Background: an optimization exercise with open tools, aiming at a short achievable clock period and few clock cycles. Do not read the settings as production practice. In this exercise RTL edits were held to simulation tests only and were not proved equivalent to the original. Power and IR drop assume default switching activity.

### design/flow/design.v
module regs (
    input clk,   
    input rst,   
    input       rs_rd_en,   
    input [4:0] rs1,        
    input [4:0] rs2,        
    input [ 4:0] rd,           
    input [31:0] rd_wr_data,   
    input        rd_wr_en,     
    output [31:0] rs1_rd_data,   
    output [31:0] rs2_rd_data    
);
  reg [31:0] x[1:31];   
  reg [4:0] r_rs1;   
  reg [4:0] r_rs2;   
  always @(posedge clk, posedge rst) begin : sync_read_process
    if (rst) begin
      r_rs1 <= 0;
      r_rs2 <= 0;
    end else begin
      if (rs_rd_en) begin
        r_rs1 <= rs1;   
        r_rs2 <= rs2;   
      end
    end
  end
  assign rs1_rd_data = (r_rs1 == 0) ? 0 : x[r_rs1];   
  assign rs2_rd_data = (r_rs2 == 0) ? 0 : x[r_rs2];   
  wire need_write = rd_wr_en && (rd != 0);
  integer i;
  always @(posedge clk, posedge rst) begin : sync_write_process
    if (rst) begin : reset_x
      for (i = 1; i < 32; i = i + 1) begin
        x[i] <= 0;
      end
    end else begin
      if (need_write) x[rd] <= rd_wr_data;
    end
  end
endmodule
module fetch #(
    parameter PC_RESET = 0
) (
    input clk,
    input rst,
    output reg [31:0] main_memory_instr_addr,   
    input      [31:0] main_memory_instr,        
    output            main_memory_instr_req,    
    input             main_memory_instr_ack,    
    output reg [31:0] fetch_instr,   
    output reg [31:0] pc,   
    input        writeback_change_pc,   
    input [31:0] writeback_next_pc,     
    input        execute_change_pc,   
    input [31:0] execute_next_pc,     
    input      stall,        
    input      flush,        
    output reg next_clk_en   
);
  reg r_clk_en;
  reg r_clk_en_d;
  reg r_stall;
  wire stall_bit = (   
  stall ||   
  (main_memory_instr_req && (!main_memory_instr_ack)) ||  
  (!main_memory_instr_req)  
  );
  assign main_memory_instr_req = r_clk_en;   
  wire change_pc = (execute_change_pc || writeback_change_pc);
  wire disable_next_stage = (change_pc && !(stall));
  always @(posedge clk, posedge rst) begin
    if (rst) r_clk_en <= 0;
    else
      r_clk_en <= (!disable_next_stage);
  end
  reg [31:0] prev_pc;
  reg [31:0] stalled_instr;
  reg [31:0] stalled_pc;
  wire enable_update_registers = (  
  ((!stall) && r_clk_en) ||   
  (stall && r_clk_en && (!next_clk_en))||  
  writeback_change_pc   
  );
  always @(posedge clk, posedge rst) begin
    if (rst) begin
      next_clk_en            <= 0;
      main_memory_instr_addr <= PC_RESET;
      prev_pc                <= PC_RESET;
      stalled_instr          <= 0;
      pc                     <= 0;
      fetch_instr            <= 0;
      r_stall                <= 0;
      stalled_pc             <= 0;
    end else begin
      if (enable_update_registers) begin
        main_memory_instr_addr <= r_main_memory_instr_addr;
        pc                     <= r_stall ? stalled_pc : prev_pc;
        fetch_instr            <= r_stall ? stalled_instr : main_memory_instr;
      end
      if ((!stall_bit) && flush) next_clk_en <= 0;
      else if (!stall_bit) next_clk_en <= r_clk_en_d;
      else if (stall_bit && (!stall)) next_clk_en <= 0;
      r_stall <= stall;
      if (stall_bit && (!r_stall)) begin
        stalled_pc <= prev_pc;
        stalled_instr <= main_memory_instr;
      end
      prev_pc <= main_memory_instr_addr;
    end
  end
  reg [31:0] r_main_memory_instr_addr;
  always_comb begin
    r_main_memory_instr_addr = 0;
    r_clk_en_d               = 0;
    if (writeback_change_pc) begin
      r_main_memory_instr_addr = writeback_next_pc;
      r_clk_en_d               = 0;
    end else if (execute_change_pc) begin
      r_main_memory_instr_addr = execute_next_pc;
      r_clk_en_d               = 0;
    end else begin
      r_main_memory_instr_addr = main_memory_instr_addr + 4;
      r_clk_en_d               = r_clk_en;
    end
  end
endmodule
module decode (
    input clk,
    input rst,
    input [31:0] fetch_instr,   
    input [31:0] fetch_pc,      
    output reg [31:0] decode_pc,   
    output     [ 4:0] decode_rs1,     
    output reg [ 4:0] decode_r_rs1,   
    output     [ 4:0] decode_rs2,     
    output reg [ 4:0] decode_r_rs2,   
    output reg [ 4:0] decode_r_rd,    
    output reg [31:0] decode_imm,     
    output reg [ 2:0] decode_funct3,  
    output reg [      14-1:0] decode_alu_type,      
    output reg [   11-1:0] decode_opcode_type,   
    output reg [4-1:0] decode_exception,     
    input      clk_en,        
    output reg next_clk_en,   
    input      stall,         
    output reg next_stall,    
    input      flush,         
    output reg next_flush     
);
  wire [4:0] rs2 = fetch_instr[24:20];
  wire [4:0] rs1 = fetch_instr[19:15];
  wire [4:0] rd = fetch_instr[11:7];
  wire [2:0] funct3 = fetch_instr[14:12];
  wire [6:0] opcode = fetch_instr[6:0];
  wire funct7_bit6 = fetch_instr[30];
  assign decode_rs1 = rs1;
  assign decode_rs2 = rs2;
  always @(posedge clk, posedge rst) begin : update_stage_registers
    if (rst) begin
      decode_pc          <= 0;
      decode_r_rs1       <= 0;
      decode_r_rs2       <= 0;
      decode_r_rd        <= 0;
      decode_funct3      <= 0;
      decode_imm         <= 0;
      decode_alu_type    <= 0;
      decode_opcode_type <= 0;
      decode_exception   <= 0;
    end   
    else if ((!stall_bit) && clk_en) begin
      decode_pc                   <= fetch_pc;
      decode_r_rs1                <= rs1;
      decode_r_rs2                <= rs2;
      decode_r_rd                 <= rd;
      decode_funct3               <= funct3;
      decode_imm                  <= imm;
      decode_alu_type[0]       <= alu_add;
      decode_alu_type[1]       <= alu_sub;
      decode_alu_type[2]       <= alu_slt;
      decode_alu_type[3]      <= alu_sltu;
      decode_alu_type[4]       <= alu_xor;
      decode_alu_type[5]        <= alu_or;
      decode_alu_type[6]       <= alu_and;
      decode_alu_type[7]       <= alu_sll;
      decode_alu_type[8]       <= alu_srl;
      decode_alu_type[9]       <= alu_sra;
      decode_alu_type[10]        <= alu_eq;
      decode_alu_type[11]       <= alu_neq;
      decode_alu_type[12]        <= alu_ge;
      decode_alu_type[13]       <= alu_geu;
      decode_opcode_type[0]  <= opcode_rtype;
      decode_opcode_type[1]  <= opcode_itype;
      decode_opcode_type[2]   <= opcode_load;
      decode_opcode_type[3]  <= opcode_store;
      decode_opcode_type[4] <= opcode_branch;
      decode_opcode_type[5]    <= opcode_jal;
      decode_opcode_type[6]   <= opcode_jalr;
      decode_opcode_type[7]    <= opcode_lui;
      decode_opcode_type[8]  <= opcode_auipc;
      decode_opcode_type[9] <= opcode_system;
      decode_opcode_type[10]  <= opcode_fence;
      decode_exception[0]  <= ((!valid_opcode) || illegal_shift);
      decode_exception[1]    <= (system_noncsr && (fetch_instr[21:20] == 2'b00));
      decode_exception[2]   <= (system_noncsr && (fetch_instr[21:20] == 2'b01));
      decode_exception[3]     <= (system_noncsr && (fetch_instr[21:20] == 2'b10));
    end
  end
  always @(posedge clk or posedge rst) begin : update_stages_cotrol
    if (rst) next_clk_en <= 0;
    else begin
      if ((!stall_bit) && flush) next_clk_en <= 0;
      else if (!stall_bit) next_clk_en <= clk_en;
      else if (stall_bit && (!stall)) next_clk_en <= 0;
    end
  end
  wire opcode_rtype = (opcode == 7'b0110011);
  wire opcode_itype = (opcode == 7'b0010011);
  wire opcode_load = (opcode == 7'b0000011);
  wire opcode_store = (opcode == 7'b0100011);
  wire opcode_branch = (opcode == 7'b1100011);
  wire opcode_jal = (opcode == 7'b1101111);
  wire opcode_jalr = (opcode == 7'b1100111);
  wire opcode_lui = (opcode == 7'b0110111);
  wire opcode_auipc = (opcode == 7'b0010111);
  wire opcode_system = (opcode == 7'b1110011);
  wire opcode_fence = (opcode == 7'b0001111);
  wire system_noncsr = (opcode == 7'b1110011) && (funct3 == 0) ;  
  wire valid_opcode = (opcode_rtype  ||
                       opcode_itype  ||
                       opcode_load   ||
                       opcode_store  ||
                       opcode_branch ||
                       opcode_jal    ||
                       opcode_jalr   ||
                       opcode_lui    ||
                       opcode_auipc  ||
                       opcode_system ||
                       opcode_fence);
  wire illegal_shift = (opcode_itype && (alu_sll || alu_srl || alu_sra) && fetch_instr[25]);
  wire stall_bit = (stall || next_stall);
  always_comb begin : update_pipeline_control
    next_stall = stall;   
    next_flush = flush;   
  end
  reg alu_add;
  reg alu_sub;
  reg alu_slt;
  reg alu_sltu;
  reg alu_xor;
  reg alu_or;
  reg alu_and;
  reg alu_sll;
  reg alu_srl;
  reg alu_sra;
  reg alu_eq;
  reg alu_neq;
  reg alu_ge;
  reg alu_geu;
  always_comb begin : alu_operation_decode
    alu_add  = 0;
    alu_sub  = 0;
    alu_slt  = 0;
    alu_sltu = 0;
    alu_xor  = 0;
    alu_or   = 0;
    alu_and  = 0;
    alu_sll  = 0;
    alu_srl  = 0;
    alu_sra  = 0;
    alu_eq   = 0;
    alu_neq  = 0;
    alu_ge   = 0;
    alu_geu  = 0;
    if ((opcode == 7'b0110011) || (opcode == 7'b0010011)) begin
      if (opcode == 7'b0110011) begin
        if ((funct3 == 3'b000) && funct7_bit6) alu_sub = 1;
        else alu_add = 1;
      end else begin
        alu_add = (funct3 == 3'b000);
      end
      alu_slt  = (funct3 == 3'b010);
      alu_sltu = (funct3 == 3'b011);
      alu_xor  = (funct3 == 3'b100);
      alu_or   = (funct3 == 3'b110);
      alu_and  = (funct3 == 3'b111);
      alu_sll  = (funct3 == 3'b001);
      alu_srl  = (funct3 == 3'b101) ? (!funct7_bit6) : 0;
      alu_sra  = (funct3 == 3'b101) ? funct7_bit6 : 0;
    end else if (opcode == 7'b1100011) begin
      alu_eq   = (funct3 == 3'b000);
      alu_neq  = (funct3 == 3'b001);
      alu_slt  = (funct3 == 3'b100);
      alu_ge   = (funct3 == 3'b101);
      alu_sltu = (funct3 == 3'b110);
      alu_geu  = (funct3 == 3'b111);
    end else if ((opcode == 7'b0000011) || (opcode == 7'b0100011)) begin
      alu_add  = 1;
    end
  end
  reg [31:0] imm;
  always_comb begin : imm_decode
    case (opcode)
      7'b0010011, 7'b0000011, 7'b1100111: imm = imm_i;
      7'b0100011: imm = imm_s;
      7'b1100011: imm = imm_b;
      7'b1101111: imm = imm_j;
      7'b0110111, 7'b0010111: imm = imm_u;
      7'b1110011, 7'b0001111: imm = imm_x;
      default: imm = 0;
    endcase
  end
  wire imm_sign_bit = fetch_instr[31];
  wire [31:0] imm_i = {
    {20{imm_sign_bit}},   
    fetch_instr[31:20]   
  };
  wire [31:0] imm_s = {
    {20{imm_sign_bit}},   
    fetch_instr[31:25],   
    fetch_instr[11:7]
  };
  wire [31:0] imm_b = {
    {19{imm_sign_bit}},   
    fetch_instr[31],   
    fetch_instr[7],
    fetch_instr[30:25],
    fetch_instr[11:8],
    {1{1'b0}}   
  };
  wire [31:0] imm_j = {
    {11{imm_sign_bit}},   
    fetch_instr[31],   
    fetch_instr[19:12],
    fetch_instr[20],
    fetch_instr[30:21],
    {1{1'b0}}   
  };
  wire [31:0] imm_u = {
    fetch_instr[31:12],   
    {12{1'b0}}   
  };
  wire [31:0] imm_x = {{20{1'b0}}, fetch_instr[31:20]};
endmodule
module execute (
    input clk,
    input rst,
    input [14-1:0] decode_alu_type,
    input      [4:0] decode_r_rs1,
    output reg [4:0] execute_rs1,
    input      [31:0] forward_rs1_data,
    output reg [31:0] execute_rs1_data,
    input      [31:0] forward_rs2_data,
    output reg [31:0] execute_rs2_data,
    input      [4:0] decode_r_rd,
    output reg [4:0] execute_rd,
    input      [31:0] decode_imm,
    output reg [11:0] execute_imm,
    input      [2:0] decode_funct3,
    output reg [2:0] execute_funct3,
    input      [11-1:0] decode_opcode_type,
    output reg [11-1:0] execute_opcode_type,
    input      [4-1:0] decode_exception,
    output reg [4-1:0] execute_exception,
    output reg [31:0] execute_result,   
    input      [31:0] decode_pc,          
    output reg [31:0] execute_pc,         
    output reg [31:0] execute_next_pc,    
    output reg        execute_change_pc,  
    output reg        execute_rd_wr_en,
    output reg [31:0] execute_rd_wr_data,
    output reg        execute_rd_valid,
    output reg stall_from_execute,   
    input clk_en,   
    output reg next_clk_en,   
    input stall,   
    input force_stall,   
    output reg next_stall,   
    input flush,   
    output reg next_flush   
);
  wire        alu_add = decode_alu_type[0];
  wire        alu_sub = decode_alu_type[1];
  wire        alu_slt = decode_alu_type[2];
  wire        alu_sltu = decode_alu_type[3];
  wire        alu_xor = decode_alu_type[4];
  wire        alu_or = decode_alu_type[5];
  wire        alu_and = decode_alu_type[6];
  wire        alu_sll = decode_alu_type[7];
  wire        alu_srl = decode_alu_type[8];
  wire        alu_sra = decode_alu_type[9];
  wire        alu_eq = decode_alu_type[10];
  wire        alu_neq = decode_alu_type[11];
  wire        alu_ge = decode_alu_type[12];
  wire        alu_geu = decode_alu_type[13];
  wire        opcode_rtype = decode_opcode_type[0];
  wire        opcode_itype = decode_opcode_type[1];
  wire        opcode_load = decode_opcode_type[2];
  wire        opcode_store = decode_opcode_type[3];
  wire        opcode_branch = decode_opcode_type[4];
  wire        opcode_jal = decode_opcode_type[5];
  wire        opcode_jalr = decode_opcode_type[6];
  wire        opcode_lui = decode_opcode_type[7];
  wire        opcode_auipc = decode_opcode_type[8];
  wire        opcode_system = decode_opcode_type[9];
  wire        opcode_fence = decode_opcode_type[10];
  reg  [31:0] op_a;   
  reg  [31:0] op_b;   
  reg  [31:0] result;   
  reg         rd_wr_en;   
  reg  [31:0] rd_wr_data;   
  reg         rd_valid;   
  reg  [31:0] base_pc;   
  wire [31:0] base_pc_plus_imm = base_pc + decode_imm;   
  wire [31:0] pc_plus_4 = decode_pc + 4;   
  wire        stall_bit = (stall || next_stall);
  always @(posedge clk, posedge rst) begin : update_registers
    if (rst) begin
      execute_opcode_type <= 0;
      execute_exception   <= 0;
      execute_result      <= 0;
      execute_rs1         <= 0;
      execute_rs1_data    <= 0;
      execute_rs2_data    <= 0;
      execute_rd          <= 0;
      execute_imm         <= 0;
      execute_funct3      <= 0;
      execute_rd_wr_en    <= 0;
      execute_rd_wr_data  <= 0;
      execute_rd_valid    <= 0;
      stall_from_execute  <= 0;
      execute_pc          <= 0;
    end   
    else if ((!stall_bit) && clk_en) begin
      execute_opcode_type <= decode_opcode_type;
      execute_exception   <= decode_exception;
      execute_result      <= result;
      execute_rs1         <= decode_r_rs1;
      execute_rs1_data    <= forward_rs1_data;
      execute_rs2_data    <= forward_rs2_data;
      execute_rd          <= decode_r_rd;
      execute_imm         <= decode_imm[11:0];
      execute_funct3      <= decode_funct3;
      execute_rd_wr_en    <= rd_wr_en;
      execute_rd_wr_data  <= rd_wr_data;
      execute_rd_valid    <= rd_valid;
      stall_from_execute  <= (decode_opcode_type[3] || decode_opcode_type[2]);
      execute_pc          <= decode_pc;
    end
  end
  always @(posedge clk, posedge rst) begin : update_stage_control
    if (rst) next_clk_en <= 0;
    else begin
      if ((!stall_bit) && flush) next_clk_en <= 0;
      else if ((!stall_bit)) next_clk_en <= clk_en;
      else if (stall_bit && (!stall)) next_clk_en <= 0;
    end
  end
  wire [31:0] result_add = op_a + op_b;
  wire [31:0] result_sub = op_a - op_b;
  wire [31:0] result_xor = op_a ^ op_b;
  wire [31:0] result_or = op_a | op_b;
  wire [31:0] result_slt = ($signed(op_a) < $signed(op_b));
  wire [31:0] result_sltu = (op_a < op_b);
  wire [31:0] result_and = (op_a & op_b);
  wire [31:0] result_sll = (op_a << op_b[4:0]);
  wire [31:0] result_srl = (op_a >> op_b[4:0]);
  wire [31:0] result_sra = ($signed(op_a) >>> op_b[4:0]);
  wire [31:0] result_eq = (op_a == op_b);
  wire [31:0] result_neq = (op_a != op_b);
  wire [31:0] result_ge = ($signed(op_a) >= $signed(op_b));
  wire [31:0] result_geu = (op_a >= op_b);
  always_comb begin : compute_result
    result = 0;
    op_a   = (opcode_jal || opcode_auipc) ?   
 decode_pc : forward_rs1_data;
    op_b   = (opcode_rtype || opcode_branch) ?   
 forward_rs2_data : decode_imm;
    if (alu_add) result = result_add;
    if (alu_sub) result = result_sub;
    if (alu_slt) result = result_slt;
    if (alu_sltu) result = result_sltu;
    if (alu_xor) result = result_xor;
    if (alu_or) result = result_or;
    if (alu_and) result = result_and;
    if (alu_sll) result = result_sll;
    if (alu_srl) result = result_srl;
    if (alu_sra) result = result_sra;
    if (alu_eq) result = result_eq;
    if (alu_neq) result = result_neq;
    if (alu_ge) result = result_ge;
    if (alu_geu) result = result_geu;
  end
  always_comb begin : compute_writeback_rd_and_next_pc
    next_flush = flush;
    rd_wr_data = 0;
    execute_change_pc = 0;
    execute_next_pc = 0;
    base_pc = decode_pc;
    if (!flush) begin
      if (opcode_rtype || opcode_itype) rd_wr_data = result;
      if (opcode_branch && (result == 1)) begin
        execute_next_pc = base_pc_plus_imm;
        execute_change_pc = clk_en;   
        next_flush = clk_en;
      end
      if (opcode_jal || opcode_jalr) begin
        if (opcode_jalr) base_pc = forward_rs1_data;
        execute_next_pc = base_pc_plus_imm;
        execute_change_pc = clk_en;   
        next_flush = clk_en;
        rd_wr_data = pc_plus_4;
      end
    end
    if (opcode_lui) rd_wr_data = decode_imm;
    if (opcode_auipc) rd_wr_data = base_pc_plus_imm;
  end
  wire disable_write_rd = (   
  (opcode_system && (decode_funct3 == 0)) ||   
  opcode_branch ||   
  opcode_store ||   
  opcode_fence   
  );
  always_comb begin : check_exception_wrire_rd
    rd_wr_en = disable_write_rd ? 0 : 1;
  end
  always_comb begin : check_valid
    rd_valid = (opcode_load || (opcode_system && (decode_funct3 != 0))) ? 0 : 1;
  end
  always_comb begin : check_stall
    next_stall = ((!flush) && (stall || force_stall));   
  end
endmodule
module memory (
    input clk,
    input rst,
    input [31:0] execute_rs2_data,   
    input [31:0] execute_result,     
    input      [2:0] execute_funct3,   
    output reg [2:0] memory_funct3,    
    input      [11-1:0] execute_opcode_type,   
    output reg [11-1:0] memory_opcode_type,    
    input      [31:0] execute_pc,   
    output reg [31:0] memory_pc,    
    input             execute_rd_wr_en,     
    output reg        memory_rd_wr_en,      
    input      [ 4:0] execute_rd,           
    output reg [ 4:0] memory_rd,            
    input      [31:0] execute_rd_wr_data,   
    output reg [31:0] memory_rd_wr_data,    
    output reg        main_memory_wb_cyc,
    output reg        main_memory_wb_stb,       
    output reg        main_memory_wb_wr_en,     
    output reg [31:0] main_memory_wb_addr,      
    output reg [31:0] main_memory_wb_wr_data,   
    output reg [ 3:0] main_memory_wb_wr_sel,
    input             main_memory_wb_ack,
    input             main_memory_wb_stall,     
    input      [31:0] main_memory_wb_rd_data,   
    output reg [31:0] memory_data_load,   
    input      stall_from_execute,   
    input      clk_en,               
    output reg next_clk_en,          
    input      stall,                
    output reg next_stall,           
    input      flush,                
    output reg next_flush            
);
  reg  [31:0] wr_data;   
  reg  [31:0] rd_data;   
  reg  [ 3:0] wr_sel;   
  reg         pend_req;   
  wire [ 1:0] which_byte = execute_result[1:0];   
  wire        which_half = execute_result[1];   
  wire        stall_bit = (stall || next_stall);   
  always @(posedge clk, posedge rst) begin : registered_signals
    if (rst) begin
      memory_rd_wr_en      <= 0;
      main_memory_wb_cyc   <= 0;
      main_memory_wb_stb   <= 0;
      main_memory_wb_wr_en <= 0;
      next_clk_en          <= 0;
      pend_req             <= 0;
    end else begin
      main_memory_wb_cyc <= clk_en;
      if (main_memory_wb_ack) pend_req <= 0;   
      if (clk_en && (!stall_bit)) begin
        memory_funct3      <= execute_funct3;
        memory_opcode_type <= execute_opcode_type;
        memory_pc          <= execute_pc;
        memory_rd_wr_en    <= execute_rd_wr_en;
        memory_rd          <= execute_rd;
        memory_rd_wr_data  <= execute_rd_wr_data;
        memory_data_load   <= rd_data;
      end
      if (clk_en && (!pend_req) && (!flush)) begin
        main_memory_wb_stb     <= (execute_opcode_type[2] || execute_opcode_type[3]);
        main_memory_wb_wr_en   <= execute_opcode_type[3];
        main_memory_wb_wr_sel  <= wr_sel;
        main_memory_wb_addr    <= execute_result;
        main_memory_wb_wr_data <= wr_data;
        pend_req               <= (execute_opcode_type[2] || execute_opcode_type[3]);
      end
      if (pend_req && (!main_memory_wb_stall)) main_memory_wb_stb <= 0;
      if (!clk_en) main_memory_wb_stb <= 0;
      if ((!stall_bit) && flush) next_clk_en <= 0;
      else if (!stall_bit) next_clk_en <= clk_en;
      else if ((!stall) && next_stall) next_clk_en <= 0;
    end
  end
  wire [ 7:0] rd_data_byte0 = main_memory_wb_rd_data[(0+1)*8-1:0*8];   
  wire [ 7:0] rd_data_byte1 = main_memory_wb_rd_data[(1+1)*8-1:1*8];   
  wire [ 7:0] rd_data_byte2 = main_memory_wb_rd_data[(2+1)*8-1:2*8];   
  wire [ 7:0] rd_data_byte3 = main_memory_wb_rd_data[(3+1)*8-1:3*8];   
  wire [15:0] rd_data_half0 = main_memory_wb_rd_data[(0+1)*16-1:0*16];   
  wire [15:0] rd_data_half1 = main_memory_wb_rd_data[(1+1)*16-1:1*16];   
  wire [31:0] rd_data_word = main_memory_wb_rd_data;   
  always @* begin : write_load_data_processing
    next_stall = (stall_from_execute && clk_en && (!main_memory_wb_ack) || stall) && (!flush);
    next_flush = flush;
    wr_data    = 0;
    rd_data    = 0;
    wr_sel     = 0;
    case (execute_funct3)
      3'b000: begin : load_store_byte
        case (which_byte)   
          2'd0:
          rd_data = {
            {24{rd_data_byte0[7]}},   
            rd_data_byte0   
          };
          2'd1:
          rd_data = {
            {24{rd_data_byte1[7]}},   
            rd_data_byte1   
          };
          2'd2:
          rd_data = {
            {24{rd_data_byte2[7]}},   
            rd_data_byte2   
          };
          2'd3:
          rd_data = {
            {24{rd_data_byte3[7]}},   
            rd_data_byte3   
          };
          default: rd_data = 0;   
        endcase
        wr_sel  = (4'b0001 << which_byte);   
        wr_data = (execute_rs2_data << {which_byte, 3'b000});   
      end
      3'b001: begin : load_store_half
        case (which_half)   
          1'd0:
          rd_data = {
            {16{rd_data_half0[15]}},   
            rd_data_half0   
          };
          1'd1:
          rd_data = {
            {16{rd_data_half1[15]}},   
            rd_data_half1   
          };
          default: rd_data = 0;   
        endcase
        wr_sel  = ({4'b0011 << {which_half, 1'b0}});   
        wr_data = (execute_rs2_data << {which_half, 4'b0000});   
      end
      3'b010: begin : load_store_word
        rd_data = rd_data_word;
        wr_sel  = 4'b1111;   
        wr_data = execute_rs2_data;   
      end
      3'b100: begin : load_byte_unsigned
        case (which_byte)   
          2'd0:
          rd_data = {
            {24{1'b0}},   
            rd_data_byte0   
          };
          2'd1:
          rd_data = {
            {24{1'b0}},   
            rd_data_byte1   
          };
          2'd2:
          rd_data = {
            {24{1'b0}},   
            rd_data_byte2   
          };
          2'd3:
          rd_data = {
            {24{1'b0}},   
            rd_data_byte3   
          };
          default: rd_data = 0;   
        endcase
      end
      3'b101: begin : load_half_unsigned
        case (which_half)   
          1'd0:
          rd_data = {
            {16{1'b0}},   
            rd_data_half0   
          };
          1'd1:
          rd_data = {
            {16{1'b0}},   
            rd_data_half1   
          };
          default: rd_data = 0;   
        endcase
      end
      default: begin
        wr_sel  = 0;
        wr_data = 0;
        rd_data = 0;
      end
    endcase
  end
endmodule
module writeback (
    input [              2:0] memory_funct3,       
    input [             31:0] memory_data_load,    
    input [11-1:0] memory_opcode_type,  
    input [31:0] csr_data,   
    input             memory_rd_wr_en,       
    output reg        writeback_rd_wr_en,    
    input      [ 4:0] memory_rd,             
    output reg [ 4:0] writeback_rd,          
    input      [31:0] memory_rd_wr_data,     
    output reg [31:0] writeback_rd_wr_data,  
    input      [31:0] memory_pc,            
    output reg [31:0] writeback_pc,         
    output reg        writeback_change_pc,  
    input wire        go_to_trap,         
    input wire        return_from_trap,   
    input wire [31:0] return_addr,        
    input wire [31:0] trap_addr,          
    input      clk_en,       
    output reg next_stall,   
    output reg next_flush    
);
  wire opcode_load = memory_opcode_type[2];   
  wire opcode_system = memory_opcode_type[9];   
  always_comb begin : writeback_process
    next_stall           = 0;
    next_flush           = 0;
    writeback_rd_wr_en   = (clk_en && memory_rd_wr_en && (!next_stall));   
    writeback_rd         = memory_rd;
    writeback_rd_wr_data = 0;
    writeback_pc         = memory_pc;
    writeback_change_pc  = 0;
    if (go_to_trap) begin
      writeback_change_pc = 1;
      writeback_pc        = trap_addr;   
      next_flush          = clk_en;
      writeback_rd_wr_en  = 0;
    end else if (return_from_trap) begin
      writeback_change_pc = 1;
      writeback_pc        = return_addr;   
      next_flush          = clk_en;
      writeback_rd_wr_en  = 0;
    end else begin
      if (opcode_load) writeback_rd_wr_data = memory_data_load;   
      else if (opcode_system && (memory_funct3 != 0)) writeback_rd_wr_data = csr_data;   
      else writeback_rd_wr_data = memory_rd_wr_data;   
    end
  end
endmodule
module forward (
    input [31:0] regs_rs1_rd_data,
    input [31:0] regs_rs2_rd_data,
    input [4:0] decode_r_rs1,
    input [4:0] decode_r_rs2,
    output reg force_stall_execute,
    output reg [31:0] forward_rs1_data,
    output reg [31:0] forward_rs2_data,
    input [ 4:0] execute_rd,           
    input        execute_rd_wr_en,     
    input [31:0] execute_rd_wr_data,   
    input        execute_rd_valid,     
    input        memory_clk_en,        
    input [ 4:0] memory_rd,              
    input        memory_rd_wr_en,        
    input [31:0] writeback_rd_wr_data,   
    input        writeback_clk_en        
);
  wire next_rs1_is_on_execute_memory = (  
 (decode_r_rs1 == execute_rd) &&   
 execute_rd_wr_en && memory_clk_en   
);
  wire next_rs2_is_on_execute_memory = (  
 (decode_r_rs2 == execute_rd) &&   
 execute_rd_wr_en && memory_clk_en   
);
  wire next_rs1_is_on_memory_writeback = (  
 (decode_r_rs1 == memory_rd) &&  
 memory_rd_wr_en && writeback_clk_en  
);
  wire next_rs2_is_on_memory_writeback = (  
 (decode_r_rs2 == memory_rd) &&  
 memory_rd_wr_en && writeback_clk_en  
);
  always_comb begin : forward_and_stall
    forward_rs1_data    = regs_rs1_rd_data;
    forward_rs2_data    = regs_rs2_rd_data;
    force_stall_execute = 0;
    if (next_rs1_is_on_execute_memory) begin : forwarding_rs1_from_execute_memory
      forward_rs1_data = execute_rd_wr_data;
      if (!execute_rd_valid) force_stall_execute = 1;
    end else if (next_rs1_is_on_memory_writeback) begin : forwarding_rs1_from_memory_writeback
      forward_rs1_data = writeback_rd_wr_data;
    end
    if (next_rs2_is_on_execute_memory) begin : forwarding_rs2_from_execute_memory
      forward_rs2_data = execute_rd_wr_data;
      if (!execute_rd_valid) force_stall_execute = 1;
    end else if (next_rs2_is_on_memory_writeback) begin : forwarding_rs2_from_memory_writeback
      forward_rs2_data = writeback_rd_wr_data;
    end
    if (decode_r_rs1 == 0) forward_rs1_data = 0;
    if (decode_r_rs2 == 0) forward_rs2_data = 0;
  end
endmodule
module csr #(
    parameter TRAP_ADDR = 0
) (
    input clk,
    input rst,
    input external_interrupt,   
    input software_interrupt,   
    input timer_interrupt,      
    input is_illegal_instr,   
    input is_ecall_instr,     
    input is_ebreak_instr,    
    input is_mret_instr,      
    input [11-1:0] execute_opcode_type,   
    input [             31:0] execute_result,        
    input      [ 2:0] execute_funct3,     
    input      [11:0] execute_imm,        
    input      [ 4:0] execute_rs1,        
    input      [31:0] execute_rs1_data,   
    output reg [31:0] csr_out,            
    input      [31:0] execute_pc,            
    input             writeback_change_pc,   
    output reg [31:0] return_addr,        
    output reg [31:0] trap_addr,          
    output reg        go_to_trap_q,          
    output reg        return_from_trap_q,    
    input             minstret_inc,          
    input             clk_en,                
    input             stall                  
);
  wire [31:0] next_csr_data = {27'b0, execute_rs1};   
  localparam CSRRW = 3'b001;
  localparam CSRRS = 3'b010;
  localparam CSRRC = 3'b011;
  localparam CSRRWI = 3'b101;
  localparam CSRRSI = 3'b110;
  localparam CSRRCI = 3'b111;
  localparam MVENDORID = 12'hF11;
  localparam MARCHID = 12'hF12;
  localparam MIMPID = 12'hF13;
  localparam MHARTID = 12'hF14;
  localparam MSTATUS = 12'h300;
  localparam MISA = 12'h301;
  localparam MIE = 12'h304;
  localparam MTVEC = 12'h305;
  localparam MSCRATCH = 12'h340;
  localparam MEPC = 12'h341;
  localparam MCAUSE = 12'h342;
  localparam MTVAL = 12'h343;
  localparam MIP = 12'h344;
  localparam MCYCLE = 12'hB00;
  localparam MCYCLEH = 12'hB80;
  localparam MINSTRET = 12'hB02;
  localparam MINSTRETH = 12'hBB2;
  localparam MCOUNTINHIBIT = 12'h320;
  localparam MACHINE_SOFTWARE_INTERRUPT = 3, MACHINE_TIMER_INTERRUPT = 7, MACHINE_EXTERNAL_INTERRUPT = 11, INSTRUCTION_ADDRESS_MISALIGNED = 0, ILLEGAL_INSTRUCTION = 2, EBREAK = 3, LOAD_ADDRESS_MISALIGNED = 4, STORE_ADDRESS_MISALIGNED = 6, ECALL = 11;
  wire        opcode_store = execute_opcode_type[3];
  wire        opcode_load = execute_opcode_type[2];
  wire        opcode_branch = execute_opcode_type[4];
  wire        opcode_jal = execute_opcode_type[5];
  wire        opcode_jalr = execute_opcode_type[6];
  wire        opcode_system = execute_opcode_type[9];
  reg  [31:0] csr_in;   
  reg  [31:0] csr_data;   
  wire        csr_enable = opcode_system && execute_funct3 != 0 && clk_en && !writeback_change_pc;   
  reg  [ 1:0] new_pc;   
  reg         go_to_trap;   
  reg         return_from_trap;   
  reg         is_load_addr_misaligned;
  reg         is_store_addr_misaligned;
  reg         is_inst_addr_misaligned;
  reg         external_interrupt_pending;
  reg         software_interrupt_pending;
  reg         timer_interrupt_pending;
  reg         is_interrupt;
  reg         is_exception;
  reg         is_trap;
  wire        stall_bit = stall;
  reg         mstatus_mie;   
  reg         mstatus_mpie;   
  reg  [ 1:0] mstatus_mpp;   
  reg         mie_meie;   
  reg         mie_mtie;   
  reg         mie_msie;   
  reg  [29:0] mtvec_base;   
  reg  [ 1:0] mtvec_mode;   
  reg  [31:0] mscratch;   
  reg  [31:0] mepc;   
  reg         mcause_intbit;   
  reg  [ 3:0] mcause_code;   
  reg  [31:0] mtval;   
  reg         mip_meip;   
  reg         mip_mtip;   
  reg         mip_msip;   
  reg  [63:0] mcycle;   
  reg  [63:0] minstret;   
  reg         mcountinhibit_cy;   
  reg         mcountinhibit_ir;   
  always @* begin : exception_detection
    is_load_addr_misaligned = 0;
    is_store_addr_misaligned = 0;
    is_inst_addr_misaligned = 0;
    new_pc = 0;
    if (execute_funct3[1:0] == 2'b01) begin   
      is_load_addr_misaligned  = opcode_load ? execute_result[0] : 0;
      is_store_addr_misaligned = opcode_store ? execute_result[0] : 0;
    end
    if (execute_funct3[1:0] == 2'b10) begin   
      is_load_addr_misaligned  = opcode_load ? execute_result[1:0] != 2'b00 : 0;
      is_store_addr_misaligned = opcode_store ? execute_result[1:0] != 2'b00 : 0;
    end
    if ((opcode_branch && execute_result[0]) || opcode_jal || opcode_jalr) begin   
      new_pc = execute_pc[1:0] + execute_imm[1:0];
      if (opcode_jalr) new_pc = execute_rs1_data[1:0] + execute_imm[1:0];
      is_inst_addr_misaligned = (new_pc == 2'b00) ? 1'b0 : 1'b1;   
    end
  end
  always @(posedge clk, posedge rst) begin : write_csr
    if (rst) begin
      go_to_trap_q       <= 0;
      return_from_trap_q <= 0;
      mstatus_mie        <= 0;
      mstatus_mpie       <= 0;
      mstatus_mpp        <= 2'b11;
      mie_meie           <= 0;
      mie_mtie           <= 0;
      mie_msie           <= 0;
      mtvec_base         <= TRAP_ADDR[31:2];
      mtvec_mode         <= TRAP_ADDR[1:0];
      mscratch           <= 0;
      mepc               <= 0;
      mcause_intbit      <= 0;
      mcause_code        <= 0;
      mtval              <= 0;
      mip_meip           <= 0;
      mip_meip           <= 0;
      mip_msip           <= 0;
      mcycle             <= 0;
      minstret           <= 0;
      mcountinhibit_cy   <= 0;
      mcountinhibit_ir   <= 0;
    end else if (!stall_bit) begin
      if (execute_imm == MSTATUS && csr_enable) begin
        mstatus_mie  <= csr_in[3];
        mstatus_mpie <= csr_in[7];
      end else begin
        if (go_to_trap && !go_to_trap_q) begin
          mstatus_mie  <= 0;   
          mstatus_mpie <= mstatus_mie;
          mstatus_mpp  <= 2'b11;
        end else if (return_from_trap) begin
          mstatus_mie  <= mstatus_mpie;
          mstatus_mpie <= 1;
          mstatus_mpp  <= 2'b11;
        end
      end
      if (execute_imm == MIE && csr_enable) begin
        mie_msie <= csr_in[3];
        mie_mtie <= csr_in[7];
        mie_meie <= csr_in[11];
      end
      if (execute_imm == MTVEC && csr_enable) begin
        mtvec_base <= csr_in[31:2];
        mtvec_mode <= csr_in[1:0];
      end
      if (execute_imm == MSCRATCH && csr_enable) mscratch <= csr_in;
      if (execute_imm == MEPC && csr_enable) mepc <= {csr_in[31:2], 2'b00};
      if (go_to_trap && !go_to_trap_q) mepc <= execute_pc;
      if (execute_imm == MCAUSE && csr_enable) begin
        mcause_intbit <= csr_in[31];
        mcause_code   <= csr_in[3:0];
      end
      if (go_to_trap && !go_to_trap_q) begin
        if (external_interrupt_pending) begin
          mcause_code   <= MACHINE_EXTERNAL_INTERRUPT;
          mcause_intbit <= 1;
        end else if (software_interrupt_pending) begin
          mcause_code   <= MACHINE_SOFTWARE_INTERRUPT;
          mcause_intbit <= 1;
        end else if (timer_interrupt_pending) begin
          mcause_code   <= MACHINE_TIMER_INTERRUPT;
          mcause_intbit <= 1;
        end else if (is_illegal_instr) begin
          mcause_code   <= ILLEGAL_INSTRUCTION;
          mcause_intbit <= 0;
        end else if (is_inst_addr_misaligned) begin
          mcause_code   <= INSTRUCTION_ADDRESS_MISALIGNED;
          mcause_intbit <= 0;
        end else if (is_ecall_instr) begin
          mcause_code   <= ECALL;
          mcause_intbit <= 0;
        end else if (is_ebreak_instr) begin
          mcause_code   <= EBREAK;
          mcause_intbit <= 0;
        end else if (is_load_addr_misaligned) begin
          mcause_code   <= LOAD_ADDRESS_MISALIGNED;
          mcause_intbit <= 0;
        end else if (is_store_addr_misaligned) begin
          mcause_code   <= STORE_ADDRESS_MISALIGNED;
          mcause_intbit <= 0;
        end
      end
      if (execute_imm == MTVAL && csr_enable) mtval <= csr_in;
      if (go_to_trap && !go_to_trap_q) begin
        if (is_load_addr_misaligned || is_store_addr_misaligned) mtval <= execute_result;
      end
      if (execute_imm == MCYCLE && csr_enable) mcycle[31:0] <= csr_in;
      if (execute_imm == MCYCLEH && csr_enable) mcycle[63:32] <= csr_in;
      mcycle   <= (mcountinhibit_cy) ? mcycle : mcycle + 1;   
      mip_msip <= software_interrupt;
      mip_mtip <= timer_interrupt;
      mip_meip <= external_interrupt;
      if (execute_imm == MINSTRET && csr_enable) minstret[31:0] <= csr_in;
      if (execute_imm == MINSTRETH && csr_enable) minstret[63:32] <= csr_in;
      minstret <= (mcountinhibit_ir) ? minstret : minstret + {63'b0, (minstret_inc && !go_to_trap_q && !return_from_trap_q)};   
      if (execute_imm == MCOUNTINHIBIT && csr_enable) begin
        mcountinhibit_cy <= csr_in[0];
        mcountinhibit_ir <= csr_in[2];
      end
      if (clk_en) begin
        go_to_trap_q       <= go_to_trap;
        return_from_trap_q <= return_from_trap;
        return_addr     <= mepc;
        if (mtvec_mode[1] && is_interrupt) trap_addr <= {mtvec_base, 2'b00} + {28'b0, mcause_code << 2};
        else trap_addr <= {mtvec_base, 2'b00};
        csr_out <= csr_data;
      end else begin   
        go_to_trap_q       <= 0;
        return_from_trap_q <= 0;
      end
    end else begin
      mcycle   <= (mcountinhibit_cy) ? mcycle : mcycle + 1;   
      minstret <= (mcountinhibit_ir) ? minstret : minstret + {63'b0, (minstret_inc && !go_to_trap_q && !return_from_trap_q)};   
    end
  end
  always @* begin : trap_detection
    external_interrupt_pending = 0;
    software_interrupt_pending = 0;
    timer_interrupt_pending    = 0;
    is_interrupt               = 0;
    is_exception               = 0;
    is_trap                    = 0;
    go_to_trap                 = 0;
    return_from_trap           = 0;
    if (clk_en) begin
      external_interrupt_pending = mstatus_mie && mie_meie && (mip_meip);   
      software_interrupt_pending = mstatus_mie && mie_msie && mip_msip;   
      timer_interrupt_pending    = mstatus_mie && mie_mtie && mip_mtip;   
      is_interrupt               = external_interrupt_pending || software_interrupt_pending || timer_interrupt_pending;
      is_exception               = (is_illegal_instr || is_inst_addr_misaligned || is_ecall_instr || is_ebreak_instr || is_load_addr_misaligned || is_store_addr_misaligned) && !writeback_change_pc;
      is_trap                    = is_interrupt || is_exception;
      go_to_trap                 = is_trap;   
      return_from_trap           = is_mret_instr;   
    end
    csr_data = 0;
    csr_in   = 0;
    case (execute_imm)
      MVENDORID: csr_data = 32'h0;   
      MARCHID:   csr_data = 32'h0;   
      MIMPID:    csr_data = 32'h0;   
      MHARTID:   csr_data = 32'h0;   
      MSTATUS: begin   
        csr_data[3]     = mstatus_mie;
        csr_data[7]     = mstatus_mpie;
        csr_data[12:11] = mstatus_mpp;   
      end
      MISA: begin   
        csr_data[8]     = 1'b1;   
        csr_data[31:30] = 2'b01;   
      end
      MIE: begin   
        csr_data[3]  = mie_msie;
        csr_data[7]  = mie_mtie;
        csr_data[11] = mie_meie;
      end
      MTVEC: begin   
        csr_data = {mtvec_base, mtvec_mode};
      end
      MSCRATCH: begin   
        csr_data = mscratch;
      end
      MEPC: begin   
        csr_data = mepc;
      end
      MCAUSE: begin   
        csr_data[31]  = mcause_intbit;
        csr_data[3:0] = mcause_code;
      end
      MTVAL: begin   
        csr_data = mtval;
      end
      MIP: begin   
        csr_data[3]  = mip_msip;
        csr_data[7]  = mip_mtip;
        csr_data[11] = mip_meip;
      end
      MCYCLE: begin   
        csr_data = mcycle[31:0];
      end
      MCYCLEH: begin   
        csr_data = mcycle[63:32];
      end
      MINSTRET: begin   
        csr_data = minstret[31:0];
      end
      MINSTRETH: begin   
        csr_data = minstret[63:32];
      end
      MCOUNTINHIBIT: begin   
        csr_data[0] = mcountinhibit_cy;
        csr_data[2] = mcountinhibit_ir;
      end
      default: csr_data = 0;
    endcase
    case (execute_funct3)   
      CSRRW:   csr_in = execute_rs1_data;   
      CSRRS:   csr_in = csr_data | execute_rs1_data;   
      CSRRC:   csr_in = csr_data & (~execute_rs1_data);   
      CSRRWI:  csr_in = next_csr_data;   
      CSRRSI:  csr_in = csr_data | next_csr_data;   
      CSRRCI:  csr_in = csr_data & (~next_csr_data);   
      default: csr_in = 0;
    endcase
  end
endmodule
module core #(
    parameter PC_RESET  = 0,
    parameter TRAP_ADDR = 0
) (
    input clk,   
    input rst,   
    output [31:0] main_memory_instr_addr,   
    input  [31:0] main_memory_instr,        
    output        main_memory_instr_req,    
    input         main_memory_instr_ack,    
    output        main_memory_wb_cyc,       
    output        main_memory_wb_stb,       
    output        main_memory_wb_wr_en,     
    output [31:0] main_memory_wb_addr,      
    output [31:0] main_memory_wb_wr_data,   
    output [ 3:0] main_memory_wb_wr_sel,    
    input         main_memory_wb_ack,       
    input         main_memory_wb_stall,     
    input  [31:0] main_memory_wb_rd_data,   
    input external_interrupt,   
    input software_interrupt,   
    input timer_interrupt       
);
  wire        rs_rd_en = (decode_clk_en && (!decode_stall));   
  wire [31:0] regs_rs1_rd_data;   
  wire [31:0] regs_rs2_rd_data;   
  regs regs_inst (
      .clk(clk),
      .rst(rst),
      .rs_rd_en(rs_rd_en),
      .rs1     (decode_rs1),
      .rs2     (decode_rs2),
      .rd        (writeback_rd),
      .rd_wr_data(writeback_rd_wr_data),
      .rd_wr_en  (writeback_rd_wr_en),
      .rs1_rd_data(regs_rs1_rd_data),
      .rs2_rd_data(regs_rs2_rd_data)
  );
  wire [31:0] fetch_instr;   
  wire [31:0] fetch_pc;   
  wire [31:0] writeback_next_pc = writeback_pc;   
  wire        stall_fetch = (decode_stall || execute_stall || memory_stall || writeback_stall);   
  wire        decode_clk_en;   
  fetch #(
      .PC_RESET(PC_RESET)
  ) fetch_inst (
      .clk(clk),
      .rst(rst),
      .main_memory_instr_addr(main_memory_instr_addr),
      .main_memory_instr     (main_memory_instr),
      .main_memory_instr_req (main_memory_instr_req),
      .main_memory_instr_ack (main_memory_instr_ack),
      .fetch_instr(fetch_instr),
      .pc         (fetch_pc),
      .writeback_change_pc(writeback_change_pc),
      .writeback_next_pc  (writeback_next_pc),
      .execute_change_pc(execute_change_pc),
      .execute_next_pc  (execute_next_pc),
      .stall      (stall_fetch),
      .flush      (decode_flush),
      .next_clk_en(decode_clk_en)
  );
  wire [                31:0] decode_pc;   
  wire [                 4:0] decode_rs1;   
  wire [                 4:0] decode_r_rs1;   
  wire [                 4:0] decode_rs2;   
  wire [                 4:0] decode_r_rs2;   
  wire [                 4:0] decode_r_rd;   
  wire [                31:0] decode_imm;   
  wire [                 2:0] decode_funct3;   
  wire [      14-1:0] decode_alu_type;   
  wire [   11-1:0] decode_opcode_type;   
  wire [4-1:0] decode_exception;   
  wire                        execute_clk_en;   
  wire                        stall_decode = (execute_stall || memory_stall || writeback_stall);   
  wire                        decode_stall;   
  wire                        decode_flush;   
  decode decode_inst (
      .clk(clk),
      .rst(rst),
      .fetch_instr(fetch_instr),
      .fetch_pc   (fetch_pc),
      .decode_pc(decode_pc),
      .decode_rs1   (decode_rs1),
      .decode_r_rs1 (decode_r_rs1),
      .decode_rs2   (decode_rs2),
      .decode_r_rs2 (decode_r_rs2),
      .decode_r_rd  (decode_r_rd),
      .decode_imm   (decode_imm),
      .decode_funct3(decode_funct3),
      .decode_alu_type   (decode_alu_type),
      .decode_opcode_type(decode_opcode_type),
      .decode_exception  (decode_exception),
      .clk_en     (decode_clk_en),
      .next_clk_en(execute_clk_en),
      .stall      (stall_decode),
      .next_stall (decode_stall),
      .flush      (execute_flush),
      .next_flush (decode_flush)
  );
  wire [                 4:0] execute_rs1;
  wire [                31:0] execute_rs1_data;
  wire [                31:0] execute_rs2_data;
  wire [                 4:0] execute_rd;
  wire [                11:0] execute_imm;
  wire [                 2:0] execute_funct3;
  wire [   11-1:0] execute_opcode_type;
  wire [4-1:0] execute_exception;
  wire [                31:0] execute_result;   
  wire [                31:0] execute_pc;   
  wire [                31:0] execute_next_pc;   
  wire                        execute_change_pc;   
  wire                        execute_rd_wr_en;
  wire [                31:0] execute_rd_wr_data;
  wire                        execute_rd_valid;
  wire                        stall_from_execute;   
  wire                        memory_clk_en;   
  wire                        stall_execute = (memory_stall || writeback_stall);   
  wire                        execute_stall;   
  wire                        execute_flush;   
  execute execute_inst (
      .clk(clk),
      .rst(rst),
      .decode_alu_type(decode_alu_type),
      .decode_r_rs1(decode_r_rs1),
      .execute_rs1 (execute_rs1),
      .forward_rs1_data(forward_rs1_data),
      .execute_rs1_data(execute_rs1_data),
      .forward_rs2_data(forward_rs2_data),
      .execute_rs2_data(execute_rs2_data),
      .decode_r_rd(decode_r_rd),
      .execute_rd (execute_rd),
      .decode_imm (decode_imm),
      .execute_imm(execute_imm),
      .decode_funct3 (decode_funct3),
      .execute_funct3(execute_funct3),
      .decode_opcode_type (decode_opcode_type),
      .execute_opcode_type(execute_opcode_type),
      .decode_exception (decode_exception),
      .execute_exception(execute_exception),
      .execute_result(execute_result),
      .decode_pc        (decode_pc),
      .execute_pc       (execute_pc),
      .execute_next_pc  (execute_next_pc),
      .execute_change_pc(execute_change_pc),
      .execute_rd_wr_en  (execute_rd_wr_en),
      .execute_rd_wr_data(execute_rd_wr_data),
      .execute_rd_valid  (execute_rd_valid),
      .stall_from_execute(stall_from_execute),
      .clk_en            (execute_clk_en),
      .next_clk_en       (memory_clk_en),
      .stall             (stall_execute),
      .force_stall       (force_stall_execute),
      .next_stall        (execute_stall),
      .flush             (memory_flush),
      .next_flush        (execute_flush)
  );
  wire [              2:0] memory_funct3;   
  wire [11-1:0] memory_opcode_type;   
  wire [             31:0] memory_pc;   
  wire                     memory_rd_wr_en;   
  wire [              4:0] memory_rd;   
  wire [             31:0] memory_rd_wr_data;   
  wire [             31:0] memory_data_load;   
  wire                     writeback_clk_en;   
  wire                     stall_memory = (writeback_stall);   
  wire                     memory_stall;   
  wire                     memory_flush;   
  memory memory_inst (
      .clk(clk),
      .rst(rst),
      .execute_rs2_data(execute_rs2_data),
      .execute_result  (execute_result),
      .execute_funct3(execute_funct3),
      .memory_funct3 (memory_funct3),
      .execute_opcode_type(execute_opcode_type),
      .memory_opcode_type (memory_opcode_type),
      .execute_pc(execute_pc),
      .memory_pc (memory_pc),
      .execute_rd_wr_en(execute_rd_wr_en),
      .memory_rd_wr_en (memory_rd_wr_en),
      .execute_rd(execute_rd),
      .memory_rd (memory_rd),
      .execute_rd_wr_data(execute_rd_wr_data),
      .memory_rd_wr_data (memory_rd_wr_data),
      .main_memory_wb_cyc    (main_memory_wb_cyc),
      .main_memory_wb_stb    (main_memory_wb_stb),
      .main_memory_wb_wr_en  (main_memory_wb_wr_en),
      .main_memory_wb_addr   (main_memory_wb_addr),
      .main_memory_wb_wr_data(main_memory_wb_wr_data),
      .main_memory_wb_wr_sel (main_memory_wb_wr_sel),
      .main_memory_wb_ack    (main_memory_wb_ack),
      .main_memory_wb_stall  (main_memory_wb_stall),
      .main_memory_wb_rd_data(main_memory_wb_rd_data),
      .memory_data_load(memory_data_load),
      .stall_from_execute(stall_from_execute),
      .clk_en            (memory_clk_en),
      .next_clk_en       (writeback_clk_en),
      .stall             (stall_memory),
      .next_stall        (memory_stall),
      .flush             (writeback_flush),
      .next_flush        (memory_flush)
  );
  wire [31:0] csr_data;   
  wire        writeback_rd_wr_en;   
  wire [ 4:0] writeback_rd;   
  wire [31:0] writeback_rd_wr_data;   
  wire [31:0] writeback_pc;   
  wire        writeback_change_pc;   
  wire        writeback_stall;   
  wire        writeback_flush;   
  writeback writeback_inst (
      .memory_funct3     (memory_funct3),
      .memory_data_load  (memory_data_load),
      .memory_opcode_type(memory_opcode_type),
      .csr_data(csr_out),
      .memory_rd_wr_en   (memory_rd_wr_en),
      .writeback_rd_wr_en(writeback_rd_wr_en),
      .memory_rd   (memory_rd),
      .writeback_rd(writeback_rd),
      .memory_rd_wr_data   (memory_rd_wr_data),
      .writeback_rd_wr_data(writeback_rd_wr_data),
      .memory_pc          (memory_pc),
      .writeback_pc       (writeback_pc),
      .writeback_change_pc(writeback_change_pc),
      .go_to_trap      (go_to_trap),
      .return_from_trap(return_from_trap),
      .return_addr     (return_addr),
      .trap_addr       (trap_addr),
      .clk_en   (writeback_clk_en),
      .next_stall(writeback_stall),
      .next_flush(writeback_flush)
  );
  wire        force_stall_execute;
  wire [31:0] forward_rs1_data;
  wire [31:0] forward_rs2_data;
  forward forward_inst (
      .regs_rs1_rd_data(regs_rs1_rd_data),
      .regs_rs2_rd_data(regs_rs2_rd_data),
      .decode_r_rs1(decode_r_rs1),
      .decode_r_rs2(decode_r_rs2),
      .force_stall_execute(force_stall_execute),
      .forward_rs1_data(forward_rs1_data),
      .forward_rs2_data(forward_rs2_data),
      .execute_rd        (execute_rd),
      .execute_rd_wr_en  (execute_rd_wr_en),
      .execute_rd_wr_data(execute_rd_wr_data),
      .execute_rd_valid  (execute_rd_valid),
      .memory_clk_en     (memory_clk_en),
      .memory_rd           (memory_rd),
      .memory_rd_wr_en     (memory_rd_wr_en),
      .writeback_rd_wr_data(writeback_rd_wr_data),
      .writeback_clk_en    (writeback_clk_en)
  );
  wire        is_illegal_instr = execute_exception[0];
  wire        is_ecall_instr = execute_exception[1];
  wire        is_ebreak_instr = execute_exception[2];
  wire        is_mret_instr = execute_exception[3];
  wire [31:0] csr_out;
  wire [31:0] return_addr;
  wire [31:0] trap_addr;
  wire        go_to_trap;
  wire        return_from_trap;
  wire        minstret_inc = writeback_clk_en;
  wire        csr_clk_en = memory_clk_en;
  wire        stall_csr = (writeback_stall || memory_stall);
  csr #(
      .TRAP_ADDR(TRAP_ADDR)
  ) csr_inst (
      .clk(clk),
      .rst(rst),
      .external_interrupt(external_interrupt),
      .software_interrupt(software_interrupt),
      .timer_interrupt   (timer_interrupt),
      .is_illegal_instr(is_illegal_instr),
      .is_ecall_instr  (is_ecall_instr),
      .is_ebreak_instr (is_ebreak_instr),
      .is_mret_instr   (is_mret_instr),
      .execute_opcode_type(execute_opcode_type),
      .execute_result(execute_result),
      .execute_funct3(execute_funct3),
      .execute_imm(execute_imm),
      .execute_rs1(execute_rs1),
      .execute_rs1_data(execute_rs1_data),
      .csr_out(csr_out),
      .execute_pc(execute_pc),
      .writeback_change_pc(writeback_change_pc),
      .return_addr(return_addr),
      .trap_addr(trap_addr),
      .go_to_trap_q(go_to_trap),
      .return_from_trap_q(return_from_trap),
      .minstret_inc(minstret_inc),
      .clk_en(csr_clk_en),
      .stall(stall_csr)
  );
endmodule
### design/flow/run.sh
#!/bin/bash
# synth_recipe.tcl (not shown) runs the flow's synth.tcl, then flattens the netlist and writes it again
# the make line also repeats each setting of config.mk as NAME=value (left out here)
make -C /OpenROAD-flow-scripts/flow DESIGN_CONFIG=/design/flow/config.mk WORK_HOME=/design/flow/orfs CLKGATE_MAP_FILE= SYNTH_SCRIPT=/design/flow/synth_recipe.tcl finish
### design/flow/config.mk
export PLATFORM = sky130hd
export DESIGN_NAME = core
export DESIGN_NICKNAME = core
export VERILOG_FILES = /design/flow/design.v
export SDC_FILE = /design/flow/constraint.sdc
export NUM_CORES = 8
export LEC_CHECK = 0
export CAP_MARGIN = 20
export CORE_MARGIN = 2
export CORE_UTILIZATION = 40
export SLEW_MARGIN = 20
### design/flow/constraint.sdc
create_clock -name core_clock -period 12.5 [get_ports {clk}]
set_input_delay 2.5000 -clock core_clock [delete_from_list [all_inputs] [get_ports {clk}]]
set_output_delay 2.5000 -clock core_clock [all_outputs]
set_load 0.01 [all_outputs]
==> results.py <==
metrics = {
    "finish": {
        "inverters": 181,
        "clock_area_share_pct": 6.09,
        "final_cell_count_no_fill": 16116,
        "diodes": 82,
        "largest_reg_flops": 992,
        "nClkBuffers": 338,
        "multi_input_area_share_pct": 43.4,
        "final_nets": 12474,
        "seq_share_pct": 41.5,
        "dominant_cells": "multi-input gates",
        "seq_cells": 2013,
        "fillers": 26233,
        "final-nonclk-buf-share_pct": 4.75,
    },
    "clocking": {
        "insertion_delay_ns": 1.00,
        "postCtsHoldBufs": 0,
        "cts_tree": "built",
        "cts-root-buf": "clkbuf_16",
        "cts_resized": 0,
        "cts.sinks": 2013,
    },
    "route": {
        "dr.first_iter.drc_count": 21786,
        "routed_via_density": 7.00,
        "firstDrtPassIters": 13,
        "drc_errors": 0,
    },
    "floorplan": {
        "fp.coreArea_um2": 273000,
        "rows": 192,
    },
    "worst_hold_path": {
        "hp-class": "reg -> reg",
    },
    "placement": {
        "portBuffers": 175,
        "routabilityCongestion": 1.10,
    },
    "timing": {
        "final.period_utilization_pct": 92.7,
        "setup_viol": 0,
        "finalMaxSlewViolations": 0,
        "clock.fmax_mhz": 86.3,
        "hold_ws_ns": 0.448,
        "relSlewSlack_pct": 9.48,
    },
    "synth": {
        "synthArstFlopShare_pct": 88.2,
        "synth_commonest_cells": "nand2_1, dfrtp_1, o21ai_0",
        "synth-seq-cells": 2013,
        "ys_seq_area_share_pct": 47.1,
        "synth_cell_types": 112,
        "synth.area.top_cells": "dfrtp_1, nand2_1, o21ai_0",
        "synth.avg_cell_area_um2": 8.85,
        "ys_warn_count": 9,
        "synth_cells": 12377,
    },
    "power": {
        "peakVddDrop_mv": 0.157,
        "leakage_uw": 0.0540,
        "power_density_nw_per_um2": 265,
    },
    "global_route": {
        "grt_pass1_vias": 103542,
        "grt_pass1_wl_um": 899000,
        "grt_max_degree": 170,
    },
    "status": {
        "status": "finished clean",
    },
    "critical_path": {
        "worstSetupPathType": "reg -> reg",
        "worst-path-buf-inv": 5,
        "critPathMostFrequentCell": "buf_4",
    },
    "flow_run": {
        "cap_viol_max_count": 0,
    },
}
Testbench counts, summed over its fixed seeds: cycles 259,725.
[logic make-up after synthesis]
kind of cell,after synthesis,synth area share [%]
AND/OR/NAND/NOR,4616,19.5
AO/OA/AOI/OAI,3831,22.3
flip-flops,2013,47.1
buffers and inverters,1207,4.43
multiplexers,304,2.97
XOR/XNOR,266,2.13
adder cells (fa/ha/maj),140,1.63
[where the power goes]
| part | internal, uW | leakage (uW) | switching, uW |
|---|---|---|---|
| combinational | 3840 | 0.0244 | 10700 |
| sequential | 8750 | 0.0259 | 2670 |
| clock | 4080 | 0.00370 | 2930 |
[layer usage]
metal	vias up	GRT usage, %	part of all wire [%]
met3	3357	18.7	14
met4	56	42.9	12
met5	-	0.987	0.087
met2	9878	64.9	40
met1	54712	54.6	34
li1	44741	-	-
[cell usage in the layout (no fill, tap or decap), types with 185 or more instances in the layout]
cell type,instances
edfxtp_1,237
nor2_1,572
buf_4,487
nand2_1,2294
a22oi_1,547
and3_1,547
a21oi_1,477
o21ai_0,1591
nand3_1,277
dfrtp_1,1767
nand4_1,219
xnor2_1,185
clkbuf_16,231
[through the flow]
step                      power, uW  utilization, %
final                         33000            45.6
after global routing          33500            45.5
after CTS                     31700            45.5
after detailed placement      24800            42.7
after global placement        24700            42.6
after floorplan               17400               -
[final timing paths]
check	start	to	depth (start not counted)
max	decode_inst.decode_r_rs1[3]$_DFFE_PP0P_	fetch_inst.main_memory_instr_addr[10]$_DFFE_PP0P_	32
min	fetch_inst.pc[2]$_DFFE_PP0P_	decode_inst.decode_pc[2]$_DFFE_PP0P_	2
max reg2reg	decode_inst.decode_r_rs1[3]$_DFFE_PP0P_	fetch_inst.main_memory_instr_addr[10]$_DFFE_PP0P_	32
min reg2reg	fetch_inst.pc[2]$_DFFE_PP0P_	decode_inst.decode_pc[2]$_DFFE_PP0P_	2
max in group asynchronous	rst	regs_inst.x[29][31]$_DFFE_PP0P_	6
min in group asynchronous	rst	csr_inst.mcycle[8]$_DFFE_PP0N_	3
[worst min-delay path: cells and delay by family (launching register included)]
family | cells | cell delay (ns)
and+or+nand+nor | 2 | 0.10
DFF | 1 | 0.35
Figure 1. Floorplan with the power grid.
Pins as bars on the die edge. Tap cells in gray.
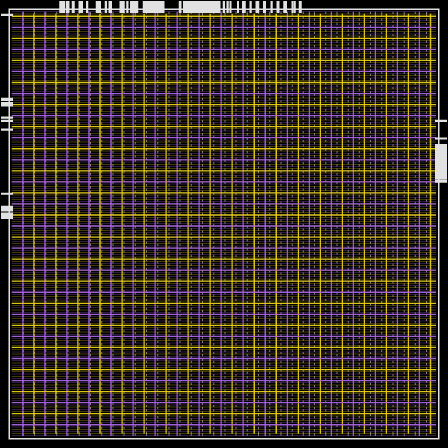
- purple: VSS
- yellow: VDD
- signal pins: 176
- rows: 192

Figure 2. Cells colored by class.
(1 px per um)
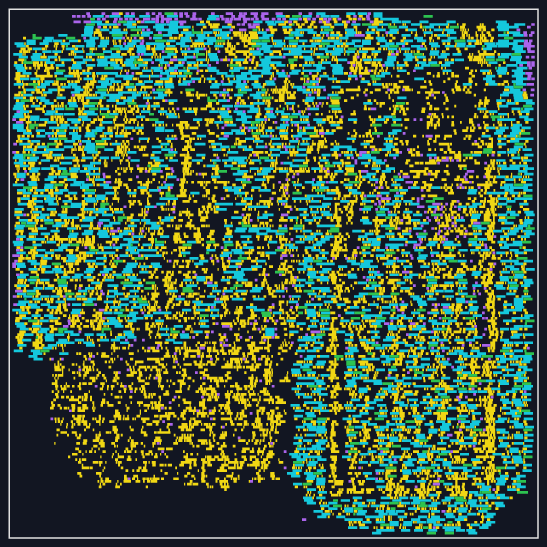
- purple: other buffers and delay cells (cells 688)
- yellow: combinational and other logic (cells 9,338)
- cyan: flops (cells 2,013)
- green: clock drivers and dummy loads (cells 406)

Figure 3. Clock network drawn from the DEF.
(1 px per um)
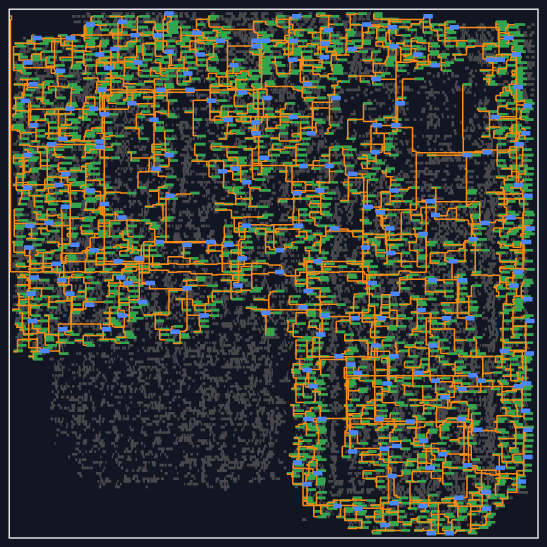
- blue: clock drivers (count 221)
- green: flip-flops (count 2,013)
- orange: clock wires (length 28.0 mm)
- routed clock nets: 222
- flops lie: widely spread

Figure 4. Wiring by layer.
(1 px per um) Only two layers are drawn.
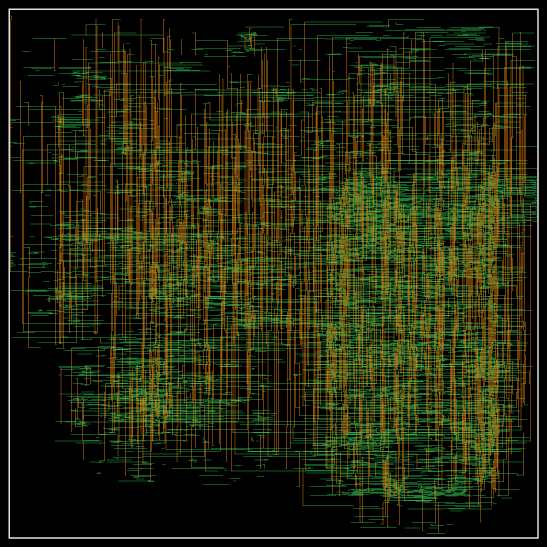
- orange: metal 4 (wire length 77.2 mm)
- green: metal 3 (wire length 90.8 mm)

Figure 5. Finished layout with every layer on.
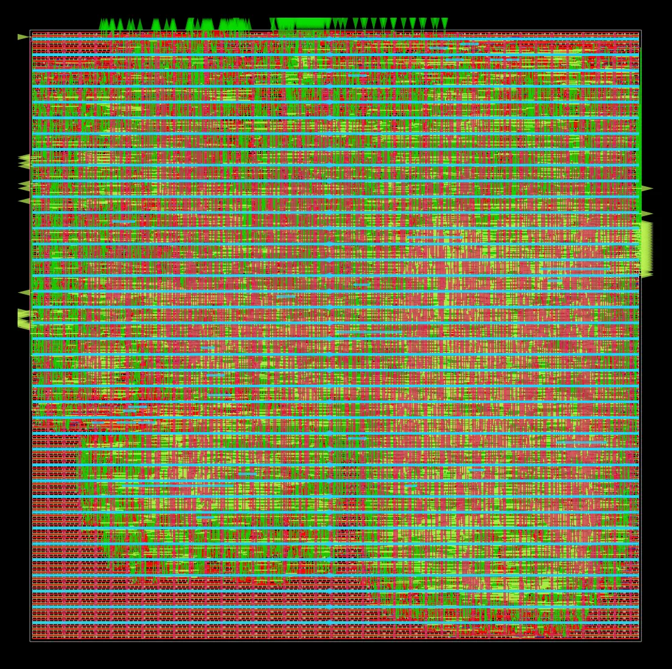
die area: 278,000 um^2
Die Wd: 527 um
num ports: 176
die height: 527 um

==> re-timing with driven ports <==
How much do the figures lean on ideal ports? The routed layout below was timed once more, with nothing changed but the port constraints.
Step 1, drivers: a clkbuf_16 drives clk and a buf_2 each remaining input, both assumed.
Step 2 times the ports against the registers' clock, not the clock port: input delays grow and output delays shrink by t, the midpoint of the rising clock arrivals with the driver on.
Slacks: no drivers / after step 1 / after step 2; pairs: no drivers / after step 1.
shift t [ns]: 1.069
setup slack, ns: 0.919 / 0.919 / 0.919
latest minus earliest clock arrival (ns): 0.097 / 0.097
pins driven straight from the clock port: 1
After both steps this run still meets setup and hold. The setup slack of this run moves by 0.000 ns with the drivers and by 0.000 ns with both steps.
